Context: an optimization exercise on an open-source flow, tuned for small area, a short achievable clock period and few clock cycles. The choices shown serve that exercise and are no tape-out recipe. Only simulation tests tie the RTL to the original design; equivalence was not proved. No activity file was given, so power comes from the tool's default toggle rates.

[design.v]
`default_nettype none
module Alu
(
    input   wire    [31:0]  a_i,
    input   wire    [31:0]  b_i,
    input   wire    [2:0]   sel_i,
    output  reg     [31:0]  result_o
);
    wire sel_add = (sel_i == 3'd0);
    wire sel_sub = (sel_i == 3'd1);
    wire sel_xor = (sel_i == 3'd2);
    wire sel_or  = (sel_i == 3'd3);
    wire sel_and = (sel_i == 3'd4);
    wire sel_sll = (sel_i == 3'd5);
    wire sel_srl = (sel_i == 3'd6);
    wire sel_sra = (sel_i == 3'd7);
    wire [31:0] arith_result = a_i + (sel_sub ? ((~b_i)+1) : b_i);
    function [31:0] reverse;
        input [31:0]    ain;
        integer i;
        begin
            for(i=0; i<32; i=i+1) begin
                reverse[32-1-i] = ain[i];
            end
        end
    endfunction
    reg signed [32:0] shift_input;
    always @(*) begin
        if (sel_srl)
            shift_input = {1'b0, a_i};
        else if (sel_sra)
            shift_input = {a_i[31], a_i};
        else  
            shift_input = {1'b0, reverse(a_i)};
    end
    /*verilator lint_off UNUSED*/
    wire [32:0] shift_output = shift_input >>> b_i[4:0];     
    /*verilator lint_on UNUSED*/
    reg [31:0] final_shift_output;
    always @(*) begin
        if (sel_sll)
            final_shift_output = reverse(shift_output[31:0]);
        else
            final_shift_output = shift_output[31:0];
    end
    always @(*) begin
        if (sel_add | sel_sub)
            result_o = arith_result;
        else if (sel_sll | sel_srl | sel_sra)
            result_o = final_shift_output;
        else if (sel_xor)
            result_o = a_i ^ b_i;
        else if (sel_or)
            result_o = a_i | b_i;
        else if (sel_and)
            result_o = a_i & b_i;
        else
            result_o = arith_result;
    end        
endmodule
`default_nettype none
module Decode
(
    input   wire    [31:0]  instr_i,
    output  wire    [4:0]   rd_sel_o,
    output  wire    [4:0]   rs1_sel_o,
    output  wire    [4:0]   rs2_sel_o,
    output  wire    [31:0]  imm_o,
    output  reg             jump_en_o,
    output  reg     [2:0]   comparison_type_o,
    output  reg             rf_we_o,
    output  reg     [2:0]   rf_din_sel_o,
    output  reg             a_op_sel_o,
    output  reg             b_op_sel_o,
    output  reg             cmp_b_op_sel_o,
    output  reg     [2:0]   alu_op_sel_o,
    output  wire    [2:0]   mem_access_width_o,
    output  reg             d_mem_load_store,
    output  reg             mem_we_o
);
    wire    [6:0]   opcode  = instr_i[6:0];
    wire    [2:0]   func3   = instr_i[14:12];
    wire    [6:0]   func7   = instr_i[31:25];
    assign mem_access_width_o = func3;
    assign  rd_sel_o    = instr_i[11:7];
    assign  rs1_sel_o   = instr_i[19:15];
    assign  rs2_sel_o   = instr_i[24:20];
    reg    [2:0] imm_format;
    reg [31:0] getExtImm;
    always @(*)   
    begin
        case(imm_format)
                3'd0    :   getExtImm = {{21{instr_i[31]}}, instr_i[30:25], instr_i[24:21], instr_i[20]};
                3'd1    :   getExtImm = {{21{instr_i[31]}}, instr_i[30:25], instr_i[11:8], instr_i[7]};
                3'd2    :   getExtImm = {{20{instr_i[31]}}, instr_i[7], instr_i[30:25], instr_i[11:8], 1'b0};
                3'd3    :   getExtImm = {instr_i[31], instr_i[30:20], instr_i[19:12], {12{1'b0}}};
                3'd4    :   getExtImm = {{12{instr_i[31]}}, instr_i[19:12], instr_i[20], instr_i[30:25], instr_i[24:21], 1'b0};
                default:
                    getExtImm = 32'd0;
        endcase
    end
    assign imm_o = getExtImm;
    always @(*) begin
        jump_en_o = 1'b0;
        comparison_type_o = 3'd0;
        rf_we_o = 1'b0;
        rf_din_sel_o = 3'd0;
        a_op_sel_o = 1'b0;
        b_op_sel_o = 1'b0;
        cmp_b_op_sel_o = 1'b0;
        alu_op_sel_o = 3'd0;
        mem_we_o = 1'b0;
        d_mem_load_store = 1'b0;
        imm_format = 3'd3;
        casez({func7, func3, opcode})
            17'b???????_???_0110111: 
            begin
                rf_we_o = 1'b1;
                rf_din_sel_o = 3'd0;
                imm_format = 3'd3;
            end
            17'b???????_???_0010111: 
            begin
                rf_we_o = 1'b1;
                rf_din_sel_o = 3'd2;
                a_op_sel_o = 1'b1;
                b_op_sel_o = 1'b1;
                alu_op_sel_o = 3'd0;
                imm_format = 3'd3;
            end
            17'b???????_???_1101111: 
            begin
                jump_en_o = 1'b1;
                comparison_type_o = 3'd0;
                rf_we_o = 1'b1;
                rf_din_sel_o = 3'd1;
                a_op_sel_o = 1'b1;
                b_op_sel_o = 1'b1;
                alu_op_sel_o = 3'd0;
                imm_format = 3'd4;
            end
            17'b???????_000_1100111: 
            begin
                jump_en_o = 1'b1;
                comparison_type_o = 3'd0;
                rf_we_o = 1'b1;
                rf_din_sel_o = 3'd1;
                a_op_sel_o = 1'b0;
                b_op_sel_o = 1'b1;
                alu_op_sel_o = 3'd0;
                imm_format = 3'd0;
            end
            17'b???????_000_1100011: begin
                jump_en_o = 1'b1;
                comparison_type_o = 3'd1;
                a_op_sel_o = 1'b1;
                b_op_sel_o = 1'b1;
                cmp_b_op_sel_o = 1'b0;
                alu_op_sel_o = 3'd0;
                imm_format = 3'd2;
            end
            17'b???????_001_1100011: 
            begin
                jump_en_o = 1'b1;
                comparison_type_o = 3'd2;
                a_op_sel_o = 1'b1;
                b_op_sel_o = 1'b1;
                cmp_b_op_sel_o = 1'b0;
                alu_op_sel_o = 3'd0;
                imm_format = 3'd2;
            end
            17'b???????_100_1100011:
            begin
                jump_en_o = 1'b1;
                comparison_type_o = 3'd3;
                a_op_sel_o = 1'b1;
                b_op_sel_o = 1'b1;
                cmp_b_op_sel_o = 1'b0;
                alu_op_sel_o = 3'd0;
                imm_format = 3'd2;
            end
            17'b???????_101_1100011: 
            begin
                jump_en_o = 1'b1;
                comparison_type_o = 3'd4;
                a_op_sel_o = 1'b1;
                b_op_sel_o = 1'b1;
                cmp_b_op_sel_o = 1'b0;
                alu_op_sel_o = 3'd0;
                imm_format = 3'd2;
            end
            17'b???????_110_1100011: 
            begin
                jump_en_o = 1'b1;
                comparison_type_o = 3'd5;
                a_op_sel_o = 1'b1;
                b_op_sel_o = 1'b1;
                cmp_b_op_sel_o = 1'b0;
                alu_op_sel_o = 3'd0;
                imm_format = 3'd2;
            end
            17'b???????_111_1100011: 
            begin
                jump_en_o = 1'b1;
                comparison_type_o = 3'd6;
                a_op_sel_o = 1'b1;
                b_op_sel_o = 1'b1;
                cmp_b_op_sel_o = 1'b0;
                alu_op_sel_o = 3'd0;
                imm_format = 3'd2;
            end
            17'b???????_???_0000011: 
            begin
                rf_we_o = 1'b1;
                rf_din_sel_o = 3'd4;
                a_op_sel_o = 1'b0;
                b_op_sel_o = 1'b1;
                alu_op_sel_o = 3'd0;
                mem_we_o = 1'b0;
                d_mem_load_store = 1'b1;
                imm_format = 3'd0;
            end
            17'b???????_???_0100011: 
            begin
                a_op_sel_o = 1'b0;
                b_op_sel_o = 1'b1;
                alu_op_sel_o = 3'd0;
                mem_we_o = 1'b1;
                d_mem_load_store = 1'b1;
                imm_format = 3'd1;
            end
            17'b???????_000_0010011: 
            begin
                rf_we_o = 1'b1;
                rf_din_sel_o = 3'd2;
                a_op_sel_o = 1'b0;
                b_op_sel_o = 1'b1;
                alu_op_sel_o = 3'd0;
                imm_format = 3'd0;
            end
            17'b???????_010_0010011: 
            begin
                comparison_type_o = 3'd3;
                rf_we_o = 1'b1;
                rf_din_sel_o = 3'd3;
                cmp_b_op_sel_o = 1'b1;
                imm_format = 3'd0;
            end
            17'b???????_011_0010011: 
            begin
                comparison_type_o = 3'd5;
                rf_we_o = 1'b1;
                rf_din_sel_o = 3'd3;
                cmp_b_op_sel_o = 1'b1;
                imm_format = 3'd0;
            end
            17'b???????_100_0010011: 
            begin
                rf_we_o = 1'b1;
                rf_din_sel_o = 3'd2;
                a_op_sel_o = 1'b0;
                b_op_sel_o = 1'b1;
                alu_op_sel_o = 3'd2;
                imm_format = 3'd0;
            end
            17'b???????_110_0010011: 
            begin
                rf_we_o = 1'b1;
                rf_din_sel_o = 3'd2;
                a_op_sel_o = 1'b0;
                b_op_sel_o = 1'b1;
                alu_op_sel_o = 3'd3;
                imm_format = 3'd0;
            end
            17'b???????_111_0010011: 
            begin
                rf_we_o = 1'b1;
                rf_din_sel_o = 3'd2;
                a_op_sel_o = 1'b0;
                b_op_sel_o = 1'b1;
                alu_op_sel_o = 3'd4;
                imm_format = 3'd0;
            end
            17'b0000000_001_0010011: 
            begin
                rf_we_o = 1'b1;
                rf_din_sel_o = 3'd2;
                a_op_sel_o = 1'b0;
                b_op_sel_o = 1'b1;
                alu_op_sel_o = 3'd5;
                imm_format = 3'd0;
            end
            17'b0000000_101_0010011: 
            begin
                rf_we_o = 1'b1;
                rf_din_sel_o = 3'd2;
                a_op_sel_o = 1'b0;
                b_op_sel_o = 1'b1;
                alu_op_sel_o = 3'd6;
                imm_format = 3'd0;
            end
            17'b0100000_101_0010011: 
            begin
                rf_we_o = 1'b1;
                rf_din_sel_o = 3'd2;
                a_op_sel_o = 1'b0;
                b_op_sel_o = 1'b1;
                alu_op_sel_o = 3'd7;
                imm_format = 3'd0;
            end
            17'b0000000_000_0110011: 
            begin
                rf_we_o = 1'b1;
                rf_din_sel_o = 3'd2;
                a_op_sel_o = 1'b0;
                b_op_sel_o = 1'b0;
                alu_op_sel_o = 3'd0;
            end
            17'b0100000_000_0110011:
            begin
                rf_we_o = 1'b1;
                rf_din_sel_o = 3'd2;
                a_op_sel_o = 1'b0;
                b_op_sel_o = 1'b0;
                alu_op_sel_o = 3'd1;
            end
            17'b0000000_001_0110011:
            begin
                rf_we_o = 1'b1;
                rf_din_sel_o = 3'd2;
                a_op_sel_o = 1'b0;
                b_op_sel_o = 1'b0;
                alu_op_sel_o = 3'd5;
            end
            17'b0000000_010_0110011:
            begin
                comparison_type_o = 3'd3;
                rf_we_o = 1'b1;
                rf_din_sel_o = 3'd3;
                cmp_b_op_sel_o = 1'b0;
            end
            17'b0000000_011_0110011:
            begin
                comparison_type_o = 3'd5;
                rf_we_o = 1'b1;
                rf_din_sel_o = 3'd3;
                cmp_b_op_sel_o = 1'b0;
            end
            17'b0000000_100_0110011:
            begin
                rf_we_o = 1'b1;
                rf_din_sel_o = 3'd2;
                a_op_sel_o = 1'b0;
                b_op_sel_o = 1'b0;
                alu_op_sel_o = 3'd2;
            end
            17'b0000000_101_0110011: 
            begin
                rf_we_o = 1'b1;
                rf_din_sel_o = 3'd2;
                a_op_sel_o = 1'b0;
                b_op_sel_o = 1'b0;
                alu_op_sel_o = 3'd6;
            end
            17'b0100000_101_0110011:
            begin
                rf_we_o = 1'b1;
                rf_din_sel_o = 3'd2;
                a_op_sel_o = 1'b0;
                b_op_sel_o = 1'b0;
                alu_op_sel_o = 3'd7;
            end
            17'b0000000_110_0110011:begin
                rf_we_o = 1'b1;
                rf_din_sel_o = 3'd2;
                a_op_sel_o = 1'b0;
                b_op_sel_o = 1'b0;
                alu_op_sel_o = 3'd3;
            end
            17'b0000000_111_0110011: 
            begin
                rf_we_o = 1'b1;
                rf_din_sel_o = 3'd2;
                a_op_sel_o = 1'b0;
                b_op_sel_o = 1'b0;
                alu_op_sel_o = 3'd4;
            end
            default: begin
                jump_en_o = 0;
                comparison_type_o = 3'd0;
                rf_we_o = 0;
                rf_din_sel_o = 0;
                a_op_sel_o = 0;
                b_op_sel_o = 0;
                cmp_b_op_sel_o = 0;
                alu_op_sel_o = 0;
                mem_we_o = 1'b0;
                imm_format = 0;
            end            
        endcase
    end
endmodule
`default_nettype none
module RegisterFile  #(
    parameter	REG_WIDTH = 32,      
    parameter	NUM_REGS =  32,      
    parameter	R0_IS_ZERO = 1       
) (
    input   wire    Clk_i, 
    input   wire    Rst_i,
    input	wire    [$clog2(NUM_REGS)-1:0]	Ra_Sel_i,
    output  wire	[REG_WIDTH-1:0]         Ra_o,
    input   wire	[$clog2(NUM_REGS)-1:0] 	Rb_Sel_i,
    output  wire    [REG_WIDTH-1:0]        	Rb_o,
    input   wire                            Data_We_i,
    input   wire    [$clog2(NUM_REGS)-1:0]  Rd_Sel_i,
    input   wire    [REG_WIDTH-1:0]         Data_i
);
    reg	[REG_WIDTH-1:0]	regs	[0:NUM_REGS-1];
    integer i;
    always @ (posedge Clk_i) begin
        if (Rst_i) begin
            for(i=0;  i<NUM_REGS; i=i+1)
                regs[i] <= {REG_WIDTH{1'b0}};
        end
        else if(Data_We_i) begin
            if(R0_IS_ZERO) begin
                if(Rd_Sel_i != 0)
                    regs[Rd_Sel_i] <= Data_i;
            end else begin
                regs[Rd_Sel_i] <= Data_i;
            end
        end
    end
    assign	Ra_o = regs[Ra_Sel_i];
    assign	Rb_o = regs[Rb_Sel_i];
endmodule
`default_nettype none
module AtomRV # (   
    parameter [31:0]    VEND_ID     = 32'h0000_0000,
    parameter [31:0]    ARCH_ID     = 32'h0000_0000,
    parameter [31:0]    IMPL_ID     = 32'h0000_0000,
    parameter [31:0]    HART_ID     = 32'h0000_0000
)
(
    input   wire            clk_i,           
    input   wire            rst_i,           
    input   wire    [31:0]  reset_vector_i,
    output  wire    [31:0]  imem_addr_o,     
    input   wire    [31:0]  imem_data_i,     
    output  wire            imem_valid_o,    
    input   wire            imem_ack_i,      
    output  wire    [31:0]  dmem_addr_o,     
    input   wire    [31:0]  dmem_data_i,     
    output  reg     [31:0]  dmem_data_o,     
    output  reg      [3:0]  dmem_sel_o,      
    output  wire            dmem_we_o,       
    output  wire            dmem_valid_o,    
    input   wire            dmem_ack_i       
);
    wire jump_decision = d_jump_en & comparison_result;  
    wire raw_imem_handshake = (imem_valid_o && imem_ack_i);
    wire imem_handshake = raw_imem_handshake && !ignore_imem_handshake;
    wire dmem_handshake = (dmem_valid_o && dmem_ack_i);
    wire waiting_for_dbus_response = (!dmem_handshake && dmem_valid_o);
    wire stall_stage2 = waiting_for_dbus_response;
    wire waiting_for_ibus_response = (!imem_handshake && imem_valid_o);
    wire stall_stage1 = waiting_for_ibus_response || stall_stage2;
    wire flush_pipeline = jump_decision || (stall_stage2 ? 0 : stall_stage1);
    reg ignore_imem_handshake;
    always @(posedge clk_i) begin
        if(rst_i)
            ignore_imem_handshake <= 0;
        else begin
            case(ignore_imem_handshake)
                0:  if(jump_decision)
                        ignore_imem_handshake <= 1;
                1:  if(raw_imem_handshake)
                        ignore_imem_handshake <= 0;
            endcase
        end
    end
    assign imem_valid_o = !rst_i;   
    reg [31:0] ProgramCounter;
    wire [31:0] pc_plus_four = ProgramCounter + 32'd4;
    always @(posedge clk_i) begin 
        if(rst_i)
            ProgramCounter <= reset_vector_i;
        else if(jump_decision)
            ProgramCounter <= {alu_out[31:1], 1'b0};     
        else if (!stall_stage1) begin
            ProgramCounter <= pc_plus_four;
        end
    end
    assign imem_addr_o = ProgramCounter;
    reg [31:0]  ProgramCounter_Old;
    always @(posedge clk_i) begin 
        if(rst_i)
            ProgramCounter_Old <= 32'd0;
        else if(!stall_stage1)
            ProgramCounter_Old <= ProgramCounter;
    end
    reg [31:0]  link_address;
    always @(posedge clk_i) begin 
        if(rst_i)
            link_address <= 32'd0;
        else if(!stall_stage1)
            link_address <= pc_plus_four;
    end
    reg [31:0] InstructionRegister;
    always @(posedge clk_i) begin
        if(rst_i)
            InstructionRegister <= 32'h00000013;
        else begin
            if(flush_pipeline)
                InstructionRegister <= 32'h00000013;
            else if(!stall_stage1)
                InstructionRegister <= imem_data_i;
        end
    end
    wire    [4:0]   d_rd_sel;
    wire    [4:0]   d_rs1_sel;
    wire    [4:0]   d_rs2_sel;
    wire    [31:0]  d_imm;
    wire            d_jump_en;
    wire    [2:0]   d_comparison_type;
    wire            d_rf_we;
    wire    [2:0]   d_rf_din_sel;
    wire            d_a_op_sel;
    wire            d_b_op_sel;
    wire            d_cmp_b_op_sel;
    wire    [2:0]   d_alu_op_sel;
    wire    [2:0]   d_mem_access_width;
    wire            d_mem_load_store;
    wire            d_mem_we;
    Decode decode
    (
        .instr_i            (InstructionRegister),
        .rd_sel_o           (d_rd_sel),
        .rs1_sel_o          (d_rs1_sel),
        .rs2_sel_o          (d_rs2_sel),
        .imm_o              (d_imm),
        .jump_en_o          (d_jump_en),
        .comparison_type_o  (d_comparison_type),
        .rf_we_o            (d_rf_we),
        .rf_din_sel_o       (d_rf_din_sel),
        .a_op_sel_o         (d_a_op_sel),
        .b_op_sel_o         (d_b_op_sel),
        .cmp_b_op_sel_o     (d_cmp_b_op_sel),
        .alu_op_sel_o       (d_alu_op_sel),
        .mem_access_width_o (d_mem_access_width),
        .d_mem_load_store   (d_mem_load_store),
        .mem_we_o           (d_mem_we)
    );
    reg    [31:0]  rf_rd_data;
    always @(*) begin
        case(d_rf_din_sel)
            3'd0:   rf_rd_data = d_imm;
            3'd1:   rf_rd_data = link_address;
            3'd2:   rf_rd_data = alu_out;
            3'd3:   rf_rd_data = {31'd0, comparison_result};
            3'd4:   rf_rd_data = memload;
            default: rf_rd_data = 32'd0;
        endcase
    end
    localparam RF_INDX_BITS = 4;
    localparam RF_NREGS = 32;
    wire    [31:0]  rf_rs1;
    wire    [31:0]  rf_rs2;
    RegisterFile#(
        .REG_WIDTH(32), 
        .NUM_REGS(RF_NREGS),
        .R0_IS_ZERO(1)
    ) rf (
        .Clk_i      (clk_i),
        .Rst_i      (rst_i),
        .Ra_Sel_i   (d_rs1_sel[RF_INDX_BITS:0]),
        .Ra_o       (rf_rs1),
        .Rb_Sel_i   (d_rs2_sel[RF_INDX_BITS:0]),
        .Rb_o       (rf_rs2),
        .Data_We_i  (d_rf_we & !stall_stage2),
        .Rd_Sel_i   (d_rd_sel[RF_INDX_BITS:0]),
        .Data_i     (rf_rd_data)
    );
    wire    [31:0]  alu_a_in = (d_a_op_sel) ? ProgramCounter_Old : rf_rs1;
    wire    [31:0]  alu_b_in = (d_b_op_sel) ? d_imm : rf_rs2;
    wire    [31:0]  alu_out;
    Alu alu
    (
        .a_i        (alu_a_in),
        .b_i        (alu_b_in),
        .sel_i      (d_alu_op_sel),
        .result_o   (alu_out)
    );
    reg comparison_result;
    wire [31:0] cmp_A = rf_rs1;
    wire [31:0] cmp_B = (d_cmp_b_op_sel) ? d_imm : rf_rs2;
    wire signed  [31:0]  cmp_A_signed = cmp_A;
    wire signed  [31:0]  cmp_B_signed = cmp_B;
    always @(*)      
    begin
        case(d_comparison_type)
            3'd0:   comparison_result = 1'b1;
            3'd1:   comparison_result = (cmp_A == cmp_B);
            3'd2:   comparison_result = (cmp_A != cmp_B);
            3'd3:   comparison_result = (cmp_A_signed < cmp_B_signed);
            3'd4:   comparison_result = (cmp_A_signed >= cmp_B_signed);
            3'd5:  comparison_result = (cmp_A < cmp_B);
            3'd6:  comparison_result = (cmp_A >= cmp_B);
            default:    comparison_result = 1'b0;
        endcase
    end
    wire [31:0] dmem_address = alu_out;
    wire [31:0] dmem_data_out = rf_rs2;
    assign dmem_addr_o = {dmem_address[31:2], {2{1'b0}}};  
    assign dmem_valid_o = d_mem_load_store;
    assign dmem_we_o = d_mem_we; 
    reg [31:0] memload;
    always @(*)  
    begin
        case(d_mem_access_width[1:0])
            2'b00:  begin    
                        case(dmem_address[1:0])
                            2'b00:  memload = {{24{d_mem_access_width[2] ? 1'b0 : dmem_data_i[7]}},  dmem_data_i[7:0]};
                            2'b01:  memload = {{24{d_mem_access_width[2] ? 1'b0 : dmem_data_i[15]}}, dmem_data_i[15:8]};
                            2'b10:  memload = {{24{d_mem_access_width[2] ? 1'b0 : dmem_data_i[23]}}, dmem_data_i[23:16]};
                            2'b11:  memload = {{24{d_mem_access_width[2] ? 1'b0 : dmem_data_i[31]}}, dmem_data_i[31:24]};
                        endcase
                    end
            2'b01:  begin    
                        case(dmem_address[1])
                            1'b0:  memload = {{16{d_mem_access_width[2] ? 1'b0 : dmem_data_i[15]}}, dmem_data_i[15:0]};
                            1'b1:  memload = {{16{d_mem_access_width[2] ? 1'b0 : dmem_data_i[31]}}, dmem_data_i[31:16]};
                        endcase
                    end
            2'b10:  begin    
                        memload = dmem_data_i;
                    end
            default: memload = 32'h00000000;
        endcase 
    end
    always @(*) begin  
        if (d_mem_we) begin
            case(d_mem_access_width[1:0])
                2'b00:  begin  
                            case(dmem_address[1:0])
                                2'b00:  dmem_sel_o = 4'b0001;
                                2'b01:  dmem_sel_o = 4'b0010;
                                2'b10:  dmem_sel_o = 4'b0100;
                                2'b11:  dmem_sel_o = 4'b1000;
                            endcase
                        end
                2'b01:  begin  
                            case(dmem_address[1])
                                1'b0:  dmem_sel_o = 4'b0011;
                                1'b1:  dmem_sel_o = 4'b1100;
                            endcase
                        end
                2'b10: dmem_sel_o = 4'b1111;    
                default: dmem_sel_o = 4'b1111;
            endcase
        end
        else
            dmem_sel_o = 4'b1111;    
    end
    always @(*) begin  
        if (d_mem_we) begin
            case(d_mem_access_width[1:0])
                2'b00:  begin  
                            case(dmem_address[1:0])
                                2'b00:  dmem_data_o = { {24{1'b0}}, dmem_data_out[7:0] };
                                2'b01:  dmem_data_o = { {16{1'b0}}, dmem_data_out[7:0], {8{1'b0}} };
                                2'b10:  dmem_data_o = { {8{1'b0}} , dmem_data_out[7:0], {16{1'b0}} };
                                2'b11:  dmem_data_o = { dmem_data_out[7:0], {24{1'b0}} };
                            endcase
                        end
                2'b01:  begin  
                            case(dmem_address[1])
                                1'b0:  dmem_data_o = { {16{1'b0}}, dmem_data_out[15:0] };
                                1'b1:  dmem_data_o = { dmem_data_out[15:0], {16{1'b0}} };
                            endcase
                        end
                2'b10: dmem_data_o = dmem_data_out;    
                default: dmem_data_o = dmem_data_out;
            endcase
        end
        else
            dmem_data_o = 32'h00000000;    
    end
endmodule
[run.sh]
#!/bin/bash
# synth_recipe.tcl (not shown) runs the flow's synth.tcl, then flattens the netlist and writes it again
# the make line also repeats each setting of config.mk as NAME=value (left out here)
make -C /OpenROAD-flow-scripts/flow DESIGN_CONFIG=/design/flow/config.mk WORK_HOME=/design/flow/orfs CLKGATE_MAP_FILE= SYNTH_SCRIPT=/design/flow/synth_recipe.tcl finish
[config.mk]
export PLATFORM = sky130hd
export DESIGN_NAME = AtomRV
export DESIGN_NICKNAME = AtomRV
export VERILOG_FILES = /design/flow/design.v
export SDC_FILE = /design/flow/constraint.sdc
export NUM_CORES = 4
export LEC_CHECK = 0
export CAP_MARGIN = 40
export CORE_MARGIN = 2
export CORE_UTILIZATION = 40
export PLACE_DENSITY = 0.6
export SETUP_SLACK_MARGIN = 0.3
export SLEW_MARGIN = 30
[constraint.sdc]
create_clock -name core_clock -period 13.0 [get_ports {clk_i}]
set_input_delay 2.6000 -clock core_clock [delete_from_list [all_inputs] [get_ports {clk_i}]]
set_output_delay 2.6000 -clock core_clock [all_outputs]
set_load 0.01 [all_outputs]
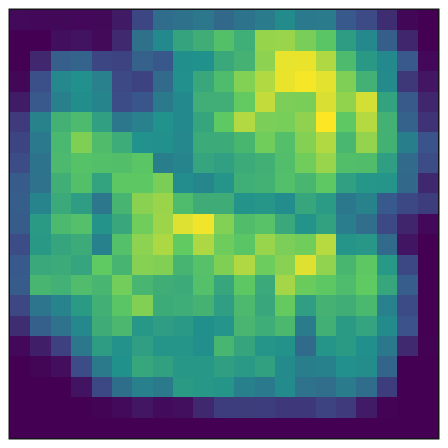
Fig. 1. Routed metal per tile.
The die is cut into 21 by 21 equal tiles; dark purple is low, yellow is high, scaled to the fullest tile. Values are wire area over tile area, all layers added.
51% of the tiles are over half the peak. The mean over all tiles is 0.33. 12% of the tiles are nearly empty.
vias after detailed routing: 60502
overall routed net length: 336000 µm
global-route usage over all layers: 36.3%
drt wl/cell: 37.1 µm

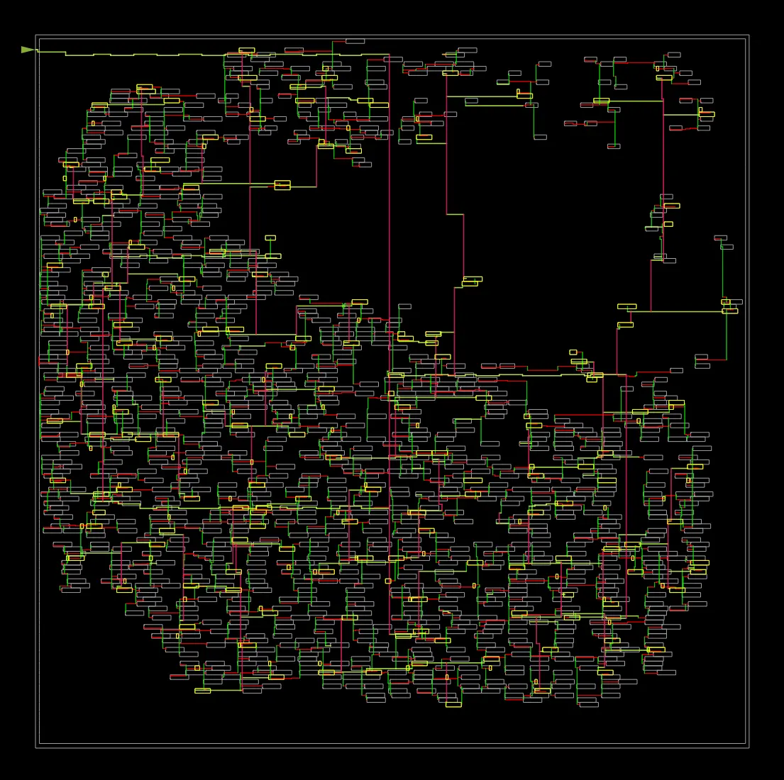
Fig. 2. Clock nets.
maximum clock skew at final layout: 54.4 ps
clkbuf count: 166

==> flow_results.org <==
** Layout
- Non-clock buffering takes up 6.04% of total cell area after layout.
- Inverters excl. clock :: around 110
- Non-clock buffer count :: about 520
- Flip-flop count of the largest register after layout :: 1024
- Growth of design area from synthesis to finish :: 14.4%
- Leaving out fill and tap cells, the most frequent cell in the layout is nor2_1.
- Multi-input gate area in the final layout :: 34300 µm²
- Number of inserted filler cells in the final layout :: 16229
- Flip-flop and latch share of the layout cell area :: 41.9%
- The design has 1161 sequential cells.
- Cells with a size suffix above 1 make up 14.5% of the layout.
- After routing the design area is 80700 µm².
- Register area :: 33800 µm²
- Number of antenna diodes :: 5
- Fraction of area in clock buffers and inverters :: ~5.4%
- Multi-input gates :: 4673
- Of the total standard cell area in the layout, the multi-input combinational portion is 42.5%.
- In the final design database the tool counted 6839 nets.
- Register with the most flip-flops :: rf.regs
- In the final design, more cell area goes to multi-input gates than to any other class.
- Commonest cells after routing, fill and taps aside :: nor2_1, edfxtp_1, mux2i_1

** Floorplan
- The floorplan has approximately 150 rows.
- The region available for standard cell placement spans 176000 µm².
- In this run the horizontal extent of the chip is around 420 µm.
- The flow inserted 2340 tap cells.
- Starting density of the core :: between 40% and 50%

** Worst setup path
- Among cell families on the critical path, the largest total delay comes from compound AO/OA/AOI/OAI gates.
- STA classifies the critical path endpoint as an output pin.
- Worst Path Arrival :: 9720 ps
- Counting buffers and inverters, the worst setup path is 30 cells deep.
- Maximum fanout encountered on the critical timing path :: 52
- Worst reg-to-reg path cell count :: 31
- Element type at the critical path start :: flop
- Critical path capture point :: dmem_addr_o[31]
- Destination of the worst register-to-register timing path :: rf.regs[10][29]
- For flop-to-flop paths, the worst setup slack is 3440 ps.
- Worst-path cell with the longest stage delay :: dfxtp_4
- STA puts the critical path data required time at 10400 ps.
- Together, buffers and inverters on the worst path number 2.

** Yosys
- Leading area contributor after synthesis :: edfxtp_1
- Share of async-settable or async-resettable flops after synthesis :: 0%
- Syn avg cell area :: 10.8 µm²
- Number of synthesized flops with an enable pin :: about 1100
- Share of Yosys cell area claimed by the top area cell type :: between 40% and 50%
- Proportion of synthesized area in mux cells :: 18.1%
- Number of unique standard cell types used by synthesis :: 113
- Flip-flop and latch count after synthesis :: 1161
- The commonest cells after synthesis are nor2_1, edfxtp_1, mux2i_1.
- After Yosys synthesis, XOR and XNOR cells account for 1.07% of the synthesized area.
- Count of mapped cells out of synthesis :: 6503
- For this run, the leading register cell type out of synthesis is edfxtp_1.
- Summing the sequential cell areas from Yosys gives 47.9% of the chip area.
- The synthesized netlist devotes 12.9% of its cell area to compound gates.
- Simple-gate area share of the yosys netlist :: 13.0%
- Largest family of logic cells by synthesized area :: multiplexers
- Yosys attributes the largest share of cell area to edfxtp_1, mux2i_1, mux4_2, nor2_1, a22oi_1.
- Synthesis Warnings :: 4
- Most frequently used cell type in the post-synthesis netlist :: nor2_1
- The mapped netlist covers 70600 µm².

** Global route
- GRT met1 Usage :: 49.6%
- Maximum number of pins on one net before global-route repair :: between 90 and 100
- Overall overflow remaining after global route :: 0
- Antenna violations before repair :: 18
- Met3 global-route usage :: between 10 and 15%
- The via count of the first global-routing pass is around 57000.
- In this run the most used layer during global routing was met2.
- GRT met2 Usage :: roughly half
- The first global-routing pass estimated 457000 µm of wire.

** CTS
- Number of post-CTS setup repair buffers :: 0
- Clock slew seen by the registers of the worst setup and hold paths :: 70 ps
- Hold-fix buffers, CTS :: 0
- No sink is reached through more buffers than the 3 on the longest clock path.
- Number of clock buffers inserted by TritonCTS :: 134
- In this run, post-CTS repair resized a total of 0 instances.
- Clock latency of the later-clocked register in the worst-skew pair :: 830 ps
- Clk sink count :: 1161
- CTS built an H-tree with a depth of 4.
- TritonCTS built the clock tree.
- Clock tree root driver cell :: clkbuf_16

** Hold path
- The worst hold path terminates at ProgramCounter_Old[12].
- In this run the most critical hold path is launched from ProgramCounter_Old[12].
- Path category of the worst min-delay check :: flop to flop
- The worst hold path was traced through 2 stages.

** Routing
- After detailed routing, no signal wire sits above met5.
- In the final routing, the length of wire on met1 measures 131000 µm.
- In this run the remaining antenna-violating nets after routing total 0.
- In the detailed route, the total length drawn on met2 is 139000 µm.
- Routed wire length on met3 :: 44800 µm
- Remaining design rule violation count :: 0
- The detailed router finished its first iteration with 10301 violations.
- Number of iterations in the first detailed-routing pass :: 9
- Routed via count divided by cell count :: 6.68

** Power
- Of the total power, the share spent switching nets is 39.0%.
- Internal portion of total power :: 0.00775 W
- Sequential cells burn 34.3% of the power.
- Combinational power share :: 35.5%
- Power drawn by the sequential cells :: roughly 0.0044 W
- Of all power groups, the one with the highest power is combinational logic.
- Max IR drop VDD :: approximately 0.12 mV
- Clk. pwr :: 0.00383 W
- Combinational cells consume a total of 0.00451 W.
- Net switching power of the design :: 0.00495 W
- Power per standard cell area :: 157 nW/µm²
- Overall power consumption after layout is estimated at 0.0127 W.
- Clock network fraction of total power :: 30.2%
- Cell leakage power :: 27.9 nW

** Timing
- Sum of negative setup slack :: 0 ps
- Least-Margin Pin Slew :: 1160 ps
- Final hold analysis gives a worst-case slack of 466 ps.
- Based on the critical path, the design can be clocked at up to roughly 0.08 GHz.
- Number of slew-limit violations in the final report :: 0
- Once routing completed, OpenROAD measured the worst setup slack at between 600 and 700 ps.
- In this run the tightest slew margin relative to its limit is 22.8%.
- Setup violations remaining at the end of the flow were counted as 0.
- Final min period :: 12320 ps
- The final hold violation count came to 0.
- The final critical path takes up 94.8% of the cycle.

** Place
- RePlAce Congestion :: approximately 1.1
- Total placed instance area :: 76200 µm²
- OpenSTA, run right after detailed placement, puts the worst setup slack at 1660 ps.
- Buffers placed on the I/O ports in this run total 200.
- Placed Cells incl. Taps :: about 8800
- Half-perimeter wire length of the detailed placement result :: 230000 µm

** Run
- Number of max-cap violations :: 0

** Outcome
- The run finished with no timing, DRC or antenna violations.
Testbench counts, summed over its fixed seeds: cycles 282,016.
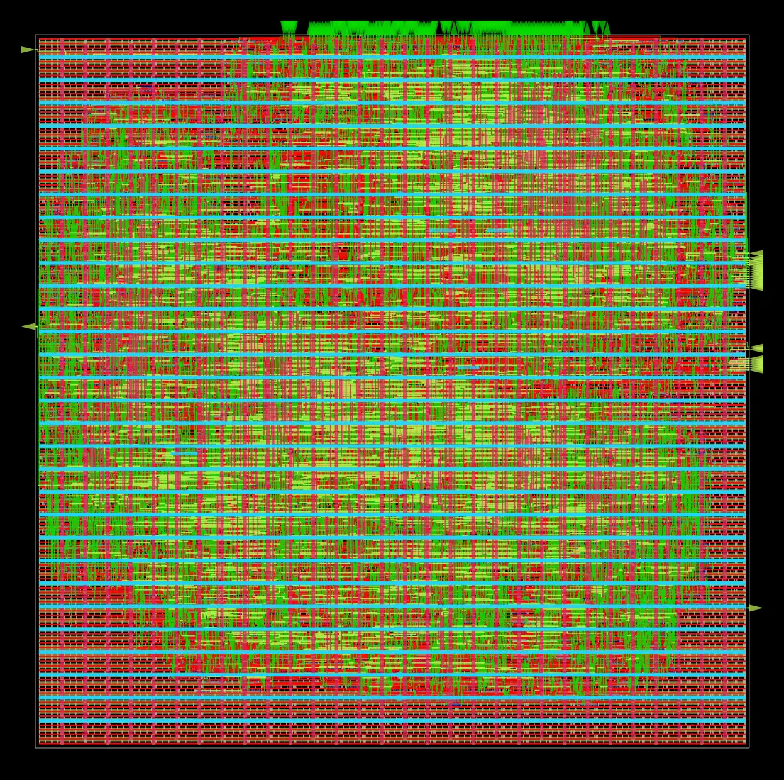
Fig. 3. Full-chip view from the flow's report step.
Die Y: 424 µm
final std cells w/o fill: 9052
floorplan die area: 180000 µm²
number of I/O pins: 203
Finished Core Util: 45.9%

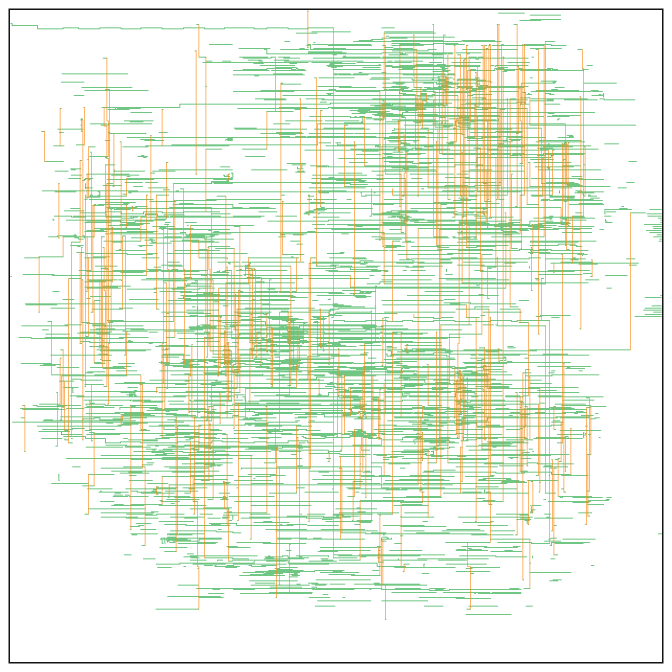
Fig. 4. Metal layers overlaid.
Two of the layers only.
Key: metal 4 = orange [wire length 20.5 mm]; metal 3 = green [wire length 44.8 mm]

[static timing again, ports no longer ideal]
The flow's constraints put no driver on any port. The routed layout listed below was extracted and timed again, unchanged, in two steps.
Step 1: set_driving_cell puts a clkbuf_16 on clk_i and a buf_2 on each other input, an assumption about the parent block.
Step 2 times the ports against the registers' clock, not the clock port: input delays grow and output delays shrink by t, the midpoint of the rising clock arrivals with the driver on.
Three values: ideal ports, drivers, drivers and shift; two values: the first two.
t, ns: 0.899
slack for setup (ns): 0.678 / 0.582 / 1.481
latest minus earliest clock arrival (ns): 0.055 / 0.055
After both steps this run still meets setup and hold. For this run, drivers alone change the setup slack by -0.096 ns; drivers and shift together by +0.803 ns.
